Background: an optimization exercise with open tools, aiming at small area, a short achievable clock period and few clock cycles. Do not read the settings as production practice.
The series may have gaps, and a smaller design here may also do less where the tests do not look.
Function was not checked in any run shown here: the RTL went through the layout flow alone.

Fig. 1: run 1, placement view
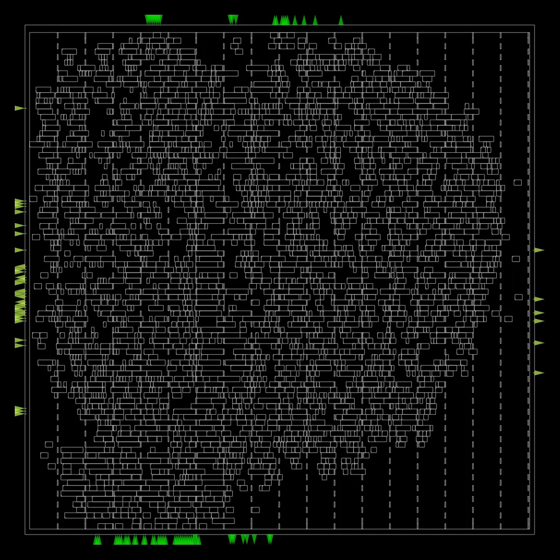
Fig. 2: run 1, metal 4
Scale: 3 px per um. Supply wires on this layer in gray.
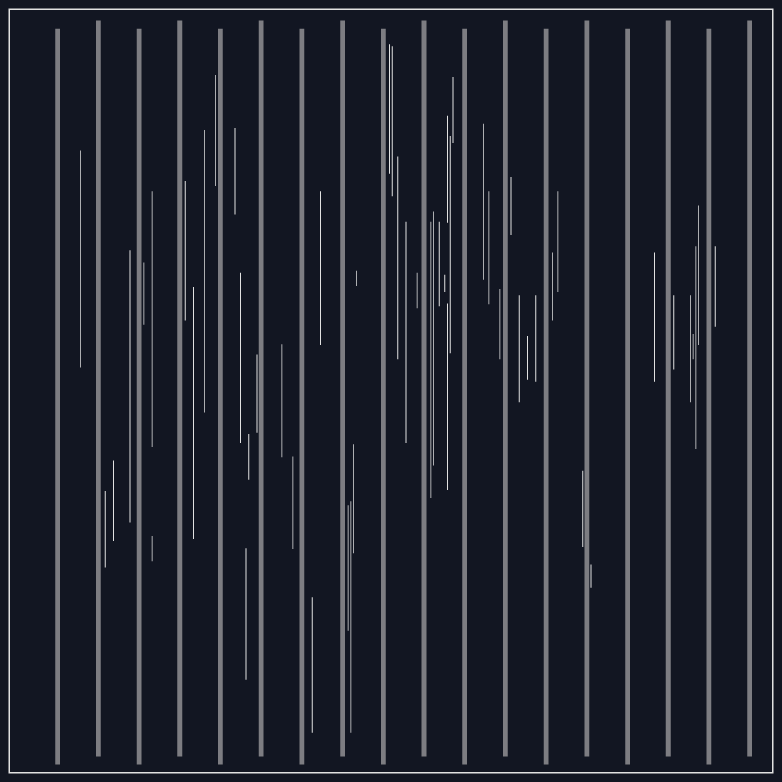
Fig. 3: run 1, final layout
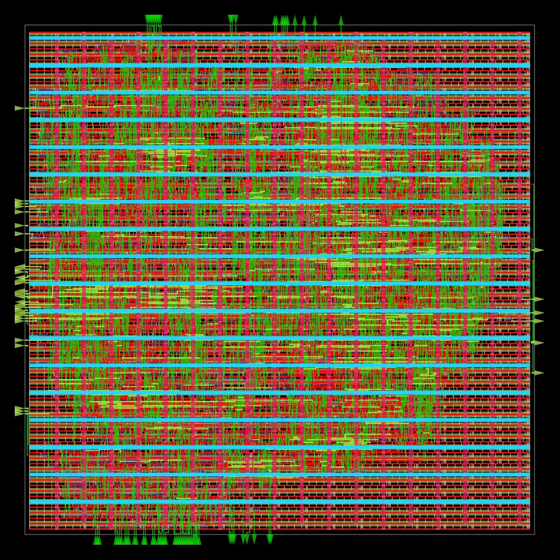
$ cat design/flow/design.v
`timescale 1ps/1ps
module exponent (clock, reset_n, enable, x, a, p, ready);
    input logic clock, reset_n, enable;
    input logic [31:0] x, a;
    output logic [31:0] p;
    output logic ready;
    logic [31:0] b;       
    logic [30:0] e;       
    logic busy;
    wire [31:0] s = busy ? b : x;
    logic [31:0] sq_diag;
    logic [31:0] sq_rows [0:14];
    logic [31:0] sq;
    always_comb begin
        for (int i = 0; i < 16; i++) begin
            sq_diag[2*i] = s[i];
            sq_diag[2*i+1] = 1'b0;
        end
        for (int i = 0; i < 15; i++) sq_rows[i] = ((s >> (i+1)) & {32{s[i]}}) << (2*i+2);
        sq = sq_diag;
        for (int i = 0; i < 15; i++) sq = sq + sq_rows[i];
    end
    logic [31:0] pr_rows [0:15];
    logic [31:0] pr_neg;
    logic [31:0] pr;
    always_comb begin
        pr_neg = 32'd0;
        for (int k = 0; k < 16; k++) begin
            logic [2:0] d;
            logic [31:0] m;
            d = {b[2*k+1], b[2*k], (k == 0) ? 1'b0 : b[2*k-1]};
            case (d)
                3'b001, 3'b010: m = p;
                3'b011:         m = p << 1;
                3'b100:         m = ~(p << 1);
                3'b101, 3'b110: m = ~p;
                default:        m = 32'd0;
            endcase
            pr_rows[k] = m << (2*k);
            pr_neg[2*k] = d[2] & ~(d[1] & d[0]);
        end
        pr = pr_neg;
        for (int k = 0; k < 16; k++) pr = pr + pr_rows[k];
    end
    always @(posedge clock) begin
        if (!reset_n) begin
            busy <= 1'b0;
            ready <= 1'b0;
        end else if (busy) begin
            if (e[0]) p <= pr;
            b <= sq;
            e <= e >> 1;
            if (e[30:1] == 31'd0) begin
                busy <= 1'b0;
                ready <= 1'b1;
            end
        end else if (!ready) begin
            ready <= 1'b1;
        end else if (enable) begin
            ready <= 1'b0;
            busy <= 1'b1;
            p <= a[0] ? x : 32'd1;
            b <= sq;
            e <= a[31:1];
        end
    end
endmodule
$ cat design/flow/run.sh
#!/bin/bash
# synth_recipe.tcl (not shown) runs the flow's synth.tcl, then flattens the netlist and writes it again
# the make line also repeats each setting of config.mk as NAME=value (left out here)
make -C /OpenROAD-flow-scripts/flow DESIGN_CONFIG=/design/flow/config.mk WORK_HOME=/design/flow/orfs CLKGATE_MAP_FILE= SYNTH_SCRIPT=/design/flow/synth_recipe.tcl finish
$ cat design/flow/config.mk
export PLATFORM = sky130hd
export DESIGN_NAME = exponent
export DESIGN_NICKNAME = exponent
export VERILOG_FILES = /design/flow/design.v
export SDC_FILE = /design/flow/constraint.sdc
export NUM_CORES = 4
export LEC_CHECK = 0
export CAP_MARGIN = 20
export CORE_MARGIN = 2
export CORE_UTILIZATION = 40
export PLACE_DENSITY = 0.6
export SLEW_MARGIN = 20
$ cat design/flow/constraint.sdc
create_clock -name core_clock -period 10.0 [get_ports {clock}]
set_input_delay 2.0000 -clock core_clock [delete_from_list [all_inputs] [get_ports {clock}]]
set_output_delay 2.0000 -clock core_clock [all_outputs]
set_load 0.01 [all_outputs]
==> key figures, run 1 <==
Timing
  • Worst slew margin: 23.2%
  • RSZ-0062 raised after global routing: false
  • Final Hold Viols: 0
  • Clock skew: 0.0125 ns
  • Post-route worst hold slack: 0.582 ns
  • Period minus WS final: 9.06 ns
  • Setup-failing EPs final: 0

Yosys
  • Net count after synthesis: 3411
  • Leading cell types by total area after synthesis: sky130_fd_sc_hd__fa_1 (30%), sky130_fd_sc_hd__edfxtp_1 (11%), sky130_fd_sc_hd__ha_1 (9.3%)
  • Post-Synthesis Cells: 2780
  • Dominant combinational cell family by area after synthesis: adder cells
  • Top-area cell type share of the netlist area: 30.3%
  • Portion of the post-synthesis area used by sequential elements: 11.5%
  • Leading post-synthesis cells by instance count: sky130_fd_sc_hd__fa_1 (378), sky130_fd_sc_hd__inv_1 (360), sky130_fd_sc_hd__nand2_1 (339), sky130_fd_sc_hd__xnor2_1 (202), sky130_fd_sc_hd__ha_1 (186)
  • Post-Synth Adder-Cell Area: 39.6%
  • Warning count from the yosys run: 3
  • Dominant cell by count in the synthesized netlist: sky130_fd_sc_hd__fa_1
  • Compound-cell area share of the yosys netlist: 14.8%
  • Top FF cell, synth: sky130_fd_sc_hd__edfxtp_1
  • Post-synthesis cell type with the largest combined area: sky130_fd_sc_hd__fa_1
  • Syn avg cell area: 8.99 um^2

Clock network
  • Number of instances resized during post-cts repair: 0
  • CTS H-tree depth: 3
  • Cell at the root of the clock tree: sky130_fd_sc_hd__clkbuf_16
  • Maximum clock path buffer count: 2
  • Clk sink count: 96
  • CTS clk-pin slew, worst paths: 0.07 ns

Min path
  • Class of the tightest hold or removal check: reg -> reg

Finish
  • Final #Nets: 3360

Setup path
  • Crit end category: register
  • Category of the critical setup timing path: in -> reg
  • Most frequent cell on the critical path: sky130_fd_sc_hd__fa_1
  • Maximum cell stage delay along the critical path: 0.67 ns
  • Ordered cell list for the critical path: clkdlybuf4s50_1 -> nor2b_1 -> a21oi_2 -> clkinv_1 -> nand2_1 -> fa_1 -> fa_1 -> fa_1 -> fa_1 -> inv_1 -> fa_1 -> ha_1 -> ha_1 -> a2111oi_0 -> o311ai_0 -> a31o_2 -> a21o_1 -> nand2_1 -> a31o_2 -> o21ai_0 -> xnor2_1
  • Highest fanout seen on the critical path: 10
  • Data required time of the worst path: 10.12 ns
  • CP arrival: 9.18 ns

GRT
  • Overflow left after global routing: 0
  • Pin count of the biggest net entering global routing: 70

Run status
  • Result of the run: timing/DRC/antenna clean

Routing
  • Post-route ant nets: 0

Run
  • Number of violations of the max-capacitance limit: 0

Placement
  • Final estimated routing congestion in global placement: 0.943
  • DP HPWL: 63.7 mm

Die
  • Initial Util: 40.5%
Back to the opening pictures, Fig. 1:
post-layout util: 43.8%
Core Area: 61700 um^2
non-filler instance count after layout: 3571
number of placement rows: 91
num tapcells: 837

Back to the opening pictures, Fig. 2:
main direction	vertical
nets with wire on the layer	47
longest straight run	93.8 um
wire length on this layer	2270 um

Back to the opening pictures, Fig. 3:
die footprint: 64500 um^2
number of top-level design ports: 100
die height: 254 um
post-route cell area: 27000 um^2
Die X-Extent: 254 um

run 1: layout make-up:
| type | count | area [um^2] |
|---|---|---|
| Tap cell | 837 | 1050 |
| Multi-Input combinational cell | 2093 | 19900 |
| Sequential cell | 96 | 2870 |
| Fill cell | 6097 | 34700 |
| Timing Repair Buffer | 161 | 1500 |
| Clock inverter | 6 | 73.8 |
| Inverter | 368 | 1380 |
| Clock buffer | 10 | 229 |
run 1: cell usage in the layout, fill, tap and decap left out, types with 82 or more instances in the layout:
master,n
sky130_fd_sc_hd__nand2_1,338
sky130_fd_sc_hd__xor2_1,96
sky130_fd_sc_hd__o221a_2,90
sky130_fd_sc_hd__edfxtp_1,94
sky130_fd_sc_hd__nor2_1,171
sky130_fd_sc_hd__ha_1,186
sky130_fd_sc_hd__fa_1,378
sky130_fd_sc_hd__xnor2_1,199
sky130_fd_sc_hd__o21ai_0,82
sky130_fd_sc_hd__inv_1,359
sky130_fd_sc_hd__clkdlybuf4s50_1,99
run 1: worst paths after layout:
check	depth (start not counted)	end	from	slack (ns)
hold reg to reg	1	e[12]$_DFFE_PP_	e[13]$_DFFE_PP_	0.58
hold / removal	1	e[12]$_DFFE_PP_	e[13]$_DFFE_PP_	0.58
setup / recovery	21	b[31]$_DFFE_PP_	x[13]	0.94
setup reg to reg	21	b[31]$_DFFE_PP_	busy$_SDFF_PN0_	1.63
run 1: state kept, by name, indices dropped and copies added, names as in the netlist:
name   cells
ready      1
busy       1
e         31
p         32
b         31
run 1: routing by layer:
| layer | up-vias | GRT usage (%) | wire [um] |
|---|---|---|---|
| met5 | - | 0 | 0 |
| met4 | 0 | 7.45 | 2270 |
| met3 | 122 | 3.31 | 6260 |
| met2 | 824 | 42.9 | 38400 |
| met1 | 10200 | 36.0 | 35200 |
| li1 | 9060 | - | - |
run 1: stage by stage:
stage	util, %	std cells	area (um^2)	worst slack, ns
after floorplan	-	2780	25000	2.11
after global placement	43.2	3553	26700	0.691
after detailed placement	43.2	3553	26700	0.640
after CTS	43.7	3569	27000	1.03
after global routing	43.8	3571	27000	0.646
final	43.8	3571	27000	0.937
==> run 1 -> run 2 <==
==> design/flow/design.v (replaced) <==
`timescale 1ps/1ps
module exponent (clock, reset_n, enable, x, a, p, ready);
    input logic clock, reset_n, enable;
    input logic [31:0] x, a;
    output logic [31:0] p;
    output logic ready;
    logic [31:0] b;       
    logic [30:0] e;       
    logic busy, mulph;
    wire [31:0] mi = mulph ? p : b;
    logic [31:0] m_o_rows [0:15];
    logic [31:0] m_o_neg;
    logic [31:0] m_o;
    always_comb begin
        m_o_neg = 32'd0;
        for (int k = 0; k < 16; k++) begin
            logic [2:0] d;
            logic [31:0] m;
            d = {b[2*k+1], b[2*k], (k == 0) ? 1'b0 : b[2*k-1]};
            case (d)
                3'b001, 3'b010: m = mi;
                3'b011:         m = mi << 1;
                3'b100:         m = ~(mi << 1);
                3'b101, 3'b110: m = ~mi;
                default:        m = 32'd0;
            endcase
            m_o_rows[k] = m << (2*k);
            m_o_neg[2*k] = d[2] & ~(d[1] & d[0]);
        end
        m_o = m_o_neg;
        for (int k = 0; k < 16; k++) m_o = m_o + m_o_rows[k];
    end
    always @(posedge clock) begin
        if (!reset_n) begin
            busy <= 1'b0;
            ready <= 1'b0;
        end else if (busy) begin
            if (mulph) begin
                p <= m_o;
                e <= e >> 1;
                mulph <= 1'b0;
                if (e[30:1] == 31'd0) begin
                    busy <= 1'b0;
                    ready <= 1'b1;
                end
            end else if (e == 31'd0) begin
                busy <= 1'b0;
                ready <= 1'b1;
            end else begin
                b <= m_o;
                if (e[0]) mulph <= 1'b1;
                else e <= e >> 1;
            end
        end else if (!ready) begin
            ready <= 1'b1;
        end else if (enable) begin
            ready <= 1'b0;
            busy <= 1'b1;
            mulph <= 1'b0;
            p <= a[0] ? x : 32'd1;
            b <= x;
            e <= a[31:1];
        end
    end
endmodule
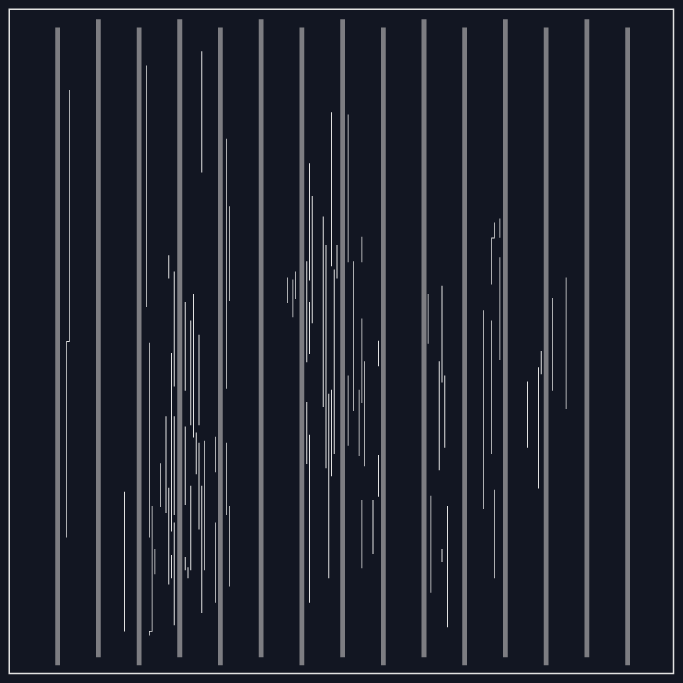
Fig. 4. Metal 4 (run 2).
Scale: 3 px per um. Supply wires on this layer in gray.
longest straight run	83.7 um
main direction	vertical
nets with wire on the layer	62
share of all routed wire	4.1%

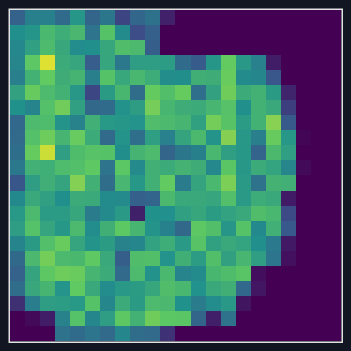
Fig. 5. Local utilization (run 2).
Scale: 1.5 px per um. The die is cut into 22 by 22 equal tiles; dark purple is low, yellow is high, 0 to 100% covered.
mean over tiles	41%
nearly empty tiles	24%
fullest tile	95%
post-layout util: 44.9%
Core Area: 46500 um^2
Initial Util: 40.5%

==> run 2 against run 1 <==
Compared with the run above: still clean on timing, DRC and antenna; register-to-register slack better by 0.42 ns; clock-buffer cell count rose by 1; fmax increased by 14%; die area down 24%; cell area shrank 23%; synthesized cell count down 25%; sequential share of layout area increased by 3.4 points; largest cell class unchanged.
==> key figures, run 2 <==
Yosys
  • Post-synthesis cell type with the largest combined area: sky130_fd_sc_hd__fa_1
  • Top-area cell type share of the netlist area: 21.5%
  • Portion of the post-synthesis area used by sequential elements: 15.5%
  • Post-Synthesis Cells: 2093
  • Warning count from the yosys run: 2
  • Leading post-synthesis cells by instance count: sky130_fd_sc_hd__nor2_1 (238), sky130_fd_sc_hd__xnor2_1 (219), sky130_fd_sc_hd__inv_1 (204), sky130_fd_sc_hd__fa_1 (202), sky130_fd_sc_hd__clkbuf_1 (175)
  • Dominant cell by count in the synthesized netlist: sky130_fd_sc_hd__nor2_1

Die
  • Die X-Extent: 221 um
  • Die height: 221 um
  • Die footprint: 48800 um^2
  • Number of placement rows: 79
  • Number of top-level design ports: 100

Setup path
  • Most frequent cell on the critical path: sky130_fd_sc_hd__fa_1
  • Highest fanout seen on the critical path: 20
  • Crit end category: register
  • Data required time of the worst path: 10.12 ns
  • Category of the critical setup timing path: reg -> reg
  • CP arrival: 8.07 ns
  • Flop-to-flop setup slack: 2.05 ns

Finish
  • Final #Nets: 2429
  • Commonest cells after routing, fill and taps aside: sky130_fd_sc_hd__nor2_1 (236), sky130_fd_sc_hd__xnor2_1 (217), sky130_fd_sc_hd__inv_1 (204), sky130_fd_sc_hd__fa_1 (202), sky130_fd_sc_hd__a221oi_1 (143)
  • Non-filler instance count after layout: 2673
  • Largest registers: b (32), p (32), e (31)
  • Most frequent standard cell in the layout excluding fill and tap cells: sky130_fd_sc_hd__nor2_1

Timing
  • Post-route worst hold slack: 0.497 ns
  • Setup-failing EPs final: 0
  • Clock skew: 0.0160 ns
  • Period minus WS final: 7.95 ns
  • Worst slew margin: 23.2%
  • Final Hold Viols: 0
  • RSZ-0062 raised after global routing: false

Clock network
  • Cell at the root of the clock tree: sky130_fd_sc_hd__clkbuf_16
  • Number of instances resized during post-cts repair: 0
  • CTS H-tree depth: 3
  • Maximum clock path buffer count: 2

Placement
  • DP HPWL: 47.6 mm
  • Final estimated routing congestion in global placement: 0.901

Run
  • Number of violations of the max-capacitance limit: 0

GRT
  • Overflow left after global routing: 0
  • Pin count of the biggest net entering global routing: 75
  • First-pass GRT wire length: 99.8 mm

Routing
  • Vias: 16.1k
  • Post-route ant nets: 0

Run status
  • Result of the run: timing/DRC/antenna clean
run 2: per-layer routing:
metal / routed length (um) / GRT usage [%]
met1: 26600 / 36.3
met2: 29300 / 41.8
met3: 5670 / 3.85
met4: 2610 / 10.3
met5: 0 / 0
run 2: final cells by class:
class / count / area (um^2)
Antenna cell: 1 / 2.50
Clock buffer: 11 / 243
Clock inverter: 5 / 85.1
Fill cell: 4484 / 25600
Inverter: 205 / 769
Multi-Input combinational cell: 1585 / 14500
Sequential cell: 98 / 2930
Tap cell: 607 / 759
Timing Repair Buffer: 161 / 1510
run 2: worst paths after layout:
check,startpoint,end,cells after the start
setup reg to reg,b[7]$_DFFE_PP_,p[29]$_DFFE_PP_,20
setup / recovery,b[7]$_DFFE_PP_,p[29]$_DFFE_PP_,20
hold / removal,ready$_SDFFE_PN0P_,ready$_SDFFE_PN0P_,2
hold reg to reg,ready$_SDFFE_PN0P_,ready$_SDFFE_PN0P_,2
run 2: stage by stage:
stage / util [%] / cell area, um^2 / setup slack [ns]
finish: 44.9 / 20800 / 2.05
global route: 44.8 / 20800 / 1.77
CTS: 44.8 / 20800 / 2.13
detailed placement: 44.1 / 20500 / 2.15
global placement: 44.0 / 20500 / 2.24
floorplan: - / 18800 / 3.05
run 2: cells by family (layout without fill, tap and decap cells):
family                   count (synthesis)  in the layout  share of synthesized area [%]
AND/OR/NAND/NOR                        462            462                           10.5
adder cells (fa/ha/maj)                302            302                           28.1
XOR/XNOR                               300            300                           14.1
AO/OA/AOI/OAI                          421            421                           17.2
multiplexers                           100            100                           6.06
other                                    0              1                              0
buffers and inverters                  410            382                           8.48
flip-flops                              98             98                           15.5
--- run 3: outline of the changes from run 2 ---
design/flow/design.v: 65 -> 2649 lines; modules unchanged: 0
  exponent: edited, 64 -> 2648 lines
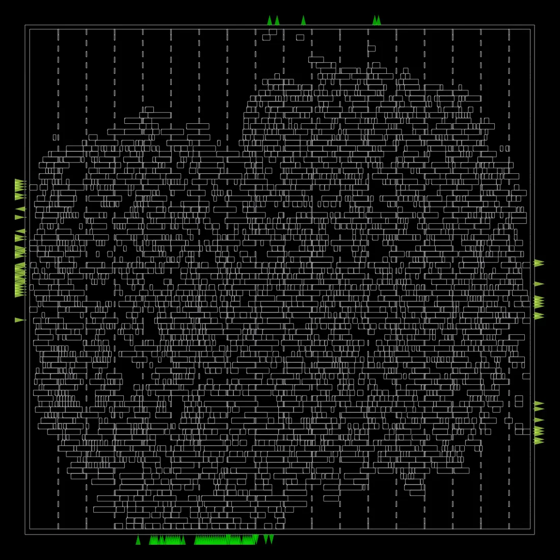
Fig. 6. Placement view (run 3).
Core Area: 60000 um^2
non-filler instance count after layout: 3505
num tapcells: 782

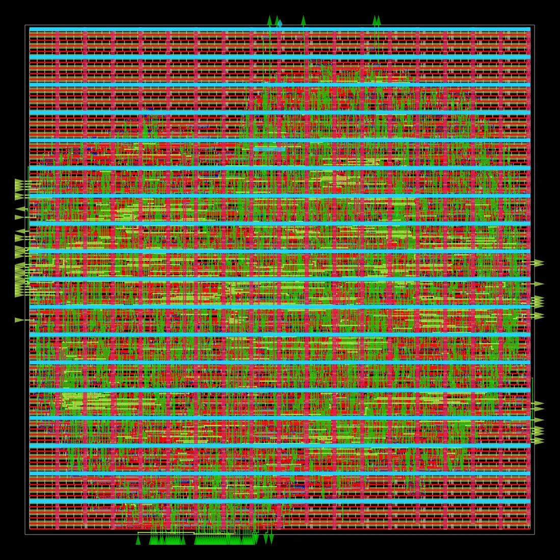
Fig. 7. Final layout (run 3).
Die X-Extent: 250 um
sum of routed wire length over all layers: 79.9 mm
die height: 250 um
post-layout util: 46.7%

==> run 3 against run 2 <==
Compared with the run above: the layout now fails its checks (setup timing); final cell count is 31% higher; sequential share of layout area is 3.8 points lower; global-route usage is 0.51 points higher; hold slack better by 0.088 ns; flip-flop and latch count is 2 lower; worst setup slack worse by 4.2 ns.
==> key figures, run 3 <==
Run status
  • Result of the run: finished with violations
  • Failed layout checks: setup timing

Routing
  • Highest layer used for signal routing: met5
  • Routed wire length on met2: 38.6 mm
  • Detailed-routed wire length on met3: 5.84 mm
  • Post-route ant nets: 0

Min path
  • Class of the tightest hold or removal check: reg -> reg
  • Worst-case hold path end point: e[3]$_DFFE_PP_

Yosys
  • Leading post-synthesis cells by instance count: sky130_fd_sc_hd__fa_1 (601), sky130_fd_sc_hd__inv_1 (581), sky130_fd_sc_hd__and2_1 (360), sky130_fd_sc_hd__nand2_1 (245), sky130_fd_sc_hd__nor2_1 (154)
  • Net count after synthesis: 3176
  • Syn avg cell area: 9.74 um^2
  • Post-synthesis cell type with the largest combined area: sky130_fd_sc_hd__fa_1

Setup path
  • Cell depth of the worst setup path: 49
  • Flop-to-flop setup slack: -1.05 ns
  • Critical R2R Capture: b[31]$_DFFE_PP_
  • CP arrival: 12.29 ns

Finish
  • Fillers: 5692
  • Final #Nets: 3416
  • Flip-flop count of the largest register, all copies and words added: 32

Clock network
  • Maximum clock path buffer count: 2
  • Clk sink count: 96

Placement
  • Placed Instance Area: 27400 um^2

Timing
  • Setup ws final: -2.18 ns
  • RSZ-0062 raised after global routing: true
  • Setup-failing EPs final: 7
-- run 3: cell types whose count changed after synthesis, moves of 40 or more --
| cell | change |
|---|---|
| sky130_fd_sc_hd__ha_1 | -69 |
| sky130_fd_sc_hd__and2_1 | +350 |
| sky130_fd_sc_hd__inv_1 | +377 |
| sky130_fd_sc_hd__xor2_1 | -51 |
| sky130_fd_sc_hd__a221oi_1 | -143 |
| sky130_fd_sc_hd__o21ai_0 | -43 |
| sky130_fd_sc_hd__clkbuf_1 | -71 |
| sky130_fd_sc_hd__o221ai_1 | -51 |
| sky130_fd_sc_hd__nor2_1 | -84 |
| sky130_fd_sc_hd__a21oi_1 | -40 |
| sky130_fd_sc_hd__fa_1 | +399 |
| sky130_fd_sc_hd__nand2_1 | +111 |
| sky130_fd_sc_hd__mux2i_1 | -53 |
| sky130_fd_sc_hd__xnor2_1 | -133 |
-- run 3: cell type report --
class / count / area [um^2] / share of cell area [%]
antenna: 1 / 2.50 / 0.00892
clock buffer: 9 / 225 / 0.803
clock inverter: 7 / 73.8 / 0.263
inverter: 589 / 2210 / 7.90
multi-input combinational: 1674 / 18800 / 67.0
sequential: 96 / 2870 / 10.2
tap: 782 / 978 / 3.49
timing repair buffer: 347 / 2890 / 10.3
-- run 3: logic make-up after synthesis --
kind of cell               after synthesis  share of synthesized area (%)
xor gates and xnor gates               115                           4.23
AOI/OAI and AO/OA                       50                           1.45
muxes                                   55                           2.58
adders and majority gates              632                           51.5
and+or+nand+nor                        822                           17.2
DFF                                     96                           11.9
buffers and inverters                  707                           11.2
-- run 3: worst max-delay path by stage --
stage          startpoint               to
5_1_grt              x[3]  b[31]$_DFFE_PP_
2_1_floorplan        x[3]  b[31]$_DFFE_PP_
4_1_cts              x[3]  b[31]$_DFFE_PP_
3_3_place_gp         x[0]  b[31]$_DFFE_PP_
3_5_place_dp         x[0]  b[31]$_DFFE_PP_
6_report             x[3]  b[31]$_DFFE_PP_
-- run 3: metal layers --
layer	up-vias	GRT usage, %
li1	7551	-
met1	9385	36.1
met4	2	7.88
met3	134	4.08
met2	746	45.3
met5	-	0
-- run 3: what timing repair did --
item                       4_1_cts  5_1_grt
setup endpoints to repair       11        9
resized for setup               53       23
pin swaps                       16        5
gates cloned                     0        1
buffers inserted                20       12
--- run 4: outline of the changes from run 3 ---
design/flow/design.v: 2649 -> 3159 lines; modules unchanged: 0
  exponent: edited, 2648 -> 3158 lines
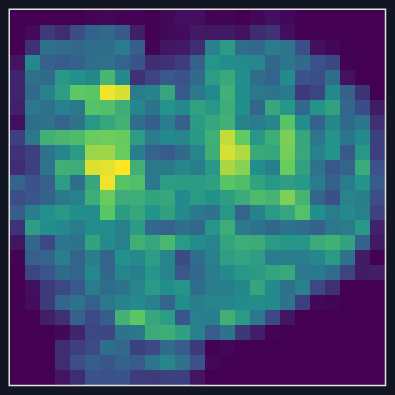
Fig. 8. Routed metal per tile (run 4).
Scale: 1.5 px per um. The die is cut into 25 by 25 equal tiles; dark purple is low, yellow is high, scaled to the fullest tile. Values are wire area over tile area, all layers added.
emptiest ninth of the die	bottom right
fullest tile	0.60
nearly empty tiles	18%
tiles over half the peak	25%
mean over tiles	0.20
densest ninth of the die	middle

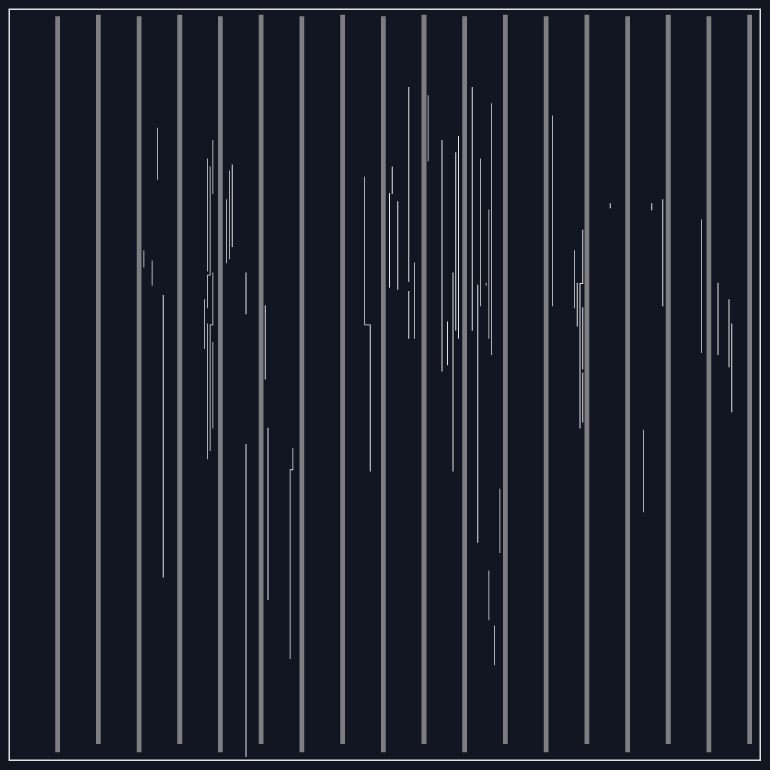
Fig. 9. Metal 4 (run 4).
Scale: 3 px per um. Supply wires on this layer in gray.
nets with wire on the layer	45
longest straight run	104 um
share of all routed wire	2.7%
wire length on this layer	2080 um
main direction	vertical
vias: 17.5k
sum of routed wire length over all layers: 78.6 mm

==> run 4 against run 3 <==
Compared with the run above: the layout still fails its checks (setup timing); area after synthesis is 0.23% higher; worst setup slack worse by 0.55 ns; utilization fell by 0.20 points; hold slack got worse by 0.0021 ns; cell area is 0.42% lower.
==> key figures, run 4 <==
Run status
  • Result of the run: finished with violations
  • Failed layout checks: setup timing

Setup path
  • Crit end category: register
  • Highest fanout seen on the critical path: 5
  • Most frequent cell on the critical path: sky130_fd_sc_hd__fa_2
  • Category of the critical setup timing path: in -> reg
  • CP arrival: 12.85 ns
  • Maximum cell stage delay along the critical path: 0.56 ns
  • Data required time of the worst path: 10.12 ns

Timing
  • Clock skew: 0.0177 ns
  • Worst slew margin: 41.9%
  • Setup ws final: -2.73 ns
  • RSZ-0062 raised after global routing: true
  • Period minus WS final: 12.73 ns
  • Setup-failing EPs final: 10

Die
  • Core Area: 60000 um^2
  • Number of top-level design ports: 100
  • Initial Util: 40.3%
  • Number of placement rows: 90
  • Die height: 250 um
  • Die X-Extent: 250 um

Finish
  • Final #Nets: 3372
  • Post-layout util: 46.5%
  • Diode count: 0
  • Non-filler instance count after layout: 3457
  • Top reg by flops: p
  • Flip-flop count of the largest register, all copies and words added: 32
  • Most frequent standard cell in the layout excluding fill and tap cells: sky130_fd_sc_hd__inv_1

Min path
  • Class of the tightest hold or removal check: reg -> reg

Placement
  • DP HPWL: 63.1 mm
  • Final estimated routing congestion in global placement: 0.923
  • Number of cells after detailed placement: 3428

Yosys
  • Post-synthesis cell type with the largest combined area: sky130_fd_sc_hd__fa_1
  • Top FF cell, synth: sky130_fd_sc_hd__edfxtp_1
  • Top-area cell type share of the netlist area: 49.8%
  • Warning count from the yosys run: 1
  • Syn avg cell area: 9.78 um^2

Clock network
  • Cell at the root of the clock tree: sky130_fd_sc_hd__clkbuf_16
  • Maximum clock path buffer count: 2

GRT
  • Pin count of the biggest net entering global routing: 63
  • First-pass GRT wire length: 123 mm
-- run 4: cell types whose count changed after synthesis, sizes merged, moves of 6 or more --
cell   previous run  this run
nand2           245       196
and2            360       385
nor2            154       164
inv             582       595
nand3            12         6
or2              10        17
-- run 4: final timing paths --
kind	start	endpoint	slack, ns	depth (start not counted)
hold / removal	e[17]$_DFFE_PP_	e[16]$_DFFE_PP_	0.58	1
hold reg to reg	e[17]$_DFFE_PP_	e[16]$_DFFE_PP_	0.58	1
setup / recovery	x[0]	b[31]$_DFFE_PP_	-2.73	37
setup reg to reg	busy$_SDFF_PN0_	b[31]$_DFFE_PP_	-1.73	37
-- run 4: timing repair --
item                       CTS  global route
buffers inserted            11             3
setup endpoints to repair   14            14
resized for setup           65            14
pin swaps                   20            14
gates cloned                 1             0
-- run 4: metrics by stage --
step	hold slack (ns)	setup WS, ns	instance area [um^2]	setup TNS (ns)
final	0.582	-2.73	27900	-10.77
after global routing	0.607	-3.08	27900	-13.49
after CTS	0.583	-2.70	27900	-10.64
after detailed placement	0.562	-3.60	27300	-19.73
after global placement	0.557	-3.59	27300	-19.43
after floorplan	0.551	-2.68	24500	-9.32
-- run 4: logic make-up (layout without fill, tap and decap cells) --
group	count (synthesis)	after routing	synth area share, %
AOI/OAI and AO/OA	52	52	1.50
DFF	96	96	11.8
xor gates and xnor gates	109	109	4.09
buffers and inverters	719	921	11.3
and+or+nand+nor	809	809	17.4
adders and majority gates	635	635	51.5
muxes	53	53	2.37
-- run 4: final cells by class --
cell class / count / area (um^2)
well taps: 782 / 978
inverters: 598 / 2240
multi-input cells: 1658 / 18900
clock inverters: 7 / 98.8
fillers: 5721 / 32100
repair buffers: 307 / 2630
clock buffers: 9 / 225
flip-flops and latches: 96 / 2870
-- run 4: per-layer routing --
layer | wire length, um | global-route usage (%)
met5 | 13 | 0
met3 | 5220 | 3.64
met4 | 2080 | 7.04
met1 | 33600 | 36.2
met2 | 37700 | 44.0

==> layout pictures side by side <==
Routed metal, one color a layer.
Scale: 2 px per um. Two of the layers only.
image #1
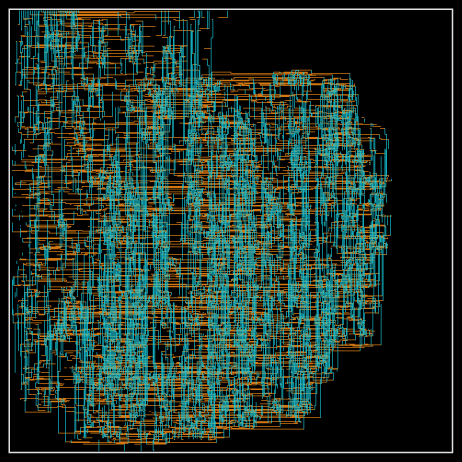
image #2
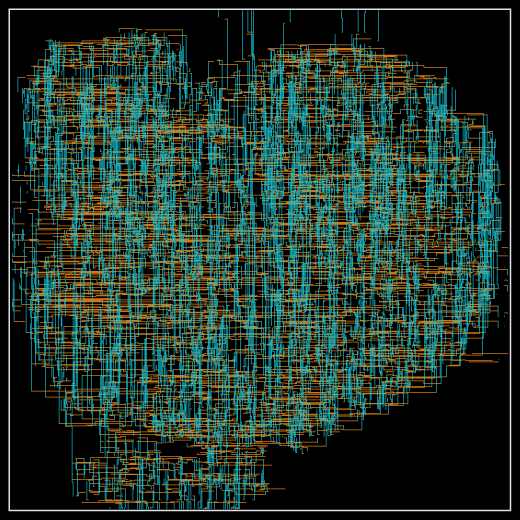
image #3
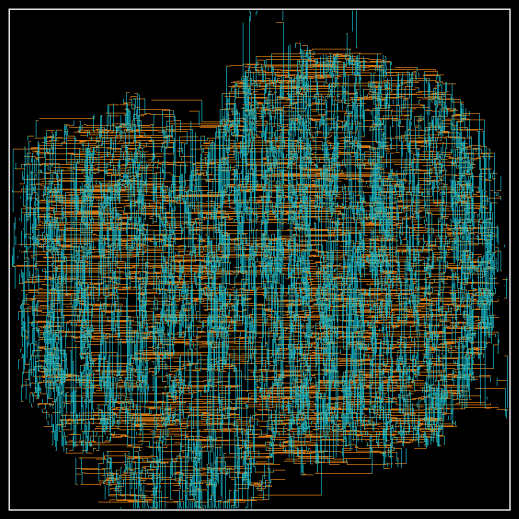
- smallest die: image #1
- least wire: image #1
Image #2 comes from run 4.
Image #3 comes from run 3.
Image #1 comes from run 2.

[separate check: timing with driven ports]
No port has a modelled driver above. Below, the same layouts with a new extraction and two added sets of constraints.
Step 1 assumes that a clkbuf_16 drives the clock port and a buf_2 every other input.
Step 2 also shifts input and output timing later by t, the mid clock arrival at the registers, as if the neighbouring blocks saw the same clock.
Slacks: no drivers / after step 1 / after step 2; pairs: no drivers / after step 1.
run	t, ns	slack for setup (ns)	hold slack, ns	worst register clock-pin slew, ns
run 1	0.412	0.937 / 0.961 / 0.549	0.582 / 0.582 / 0.582	0.08 / 0.08
run 2	0.410	2.045 / 2.045 / 2.045	0.497 / 0.497 / 0.497	0.08 / 0.08
run 3	0.420	-2.175 / -2.209 / -2.629	0.584 / 0.584 / 0.584	0.08 / 0.08
run 4	0.424	-2.726 / -2.718 / -3.142	0.582 / 0.582 / 0.582	0.09 / 0.09
The setup slack of run 3, which loses most, moves by -0.034 ns with the drivers and by -0.454 ns with both steps.
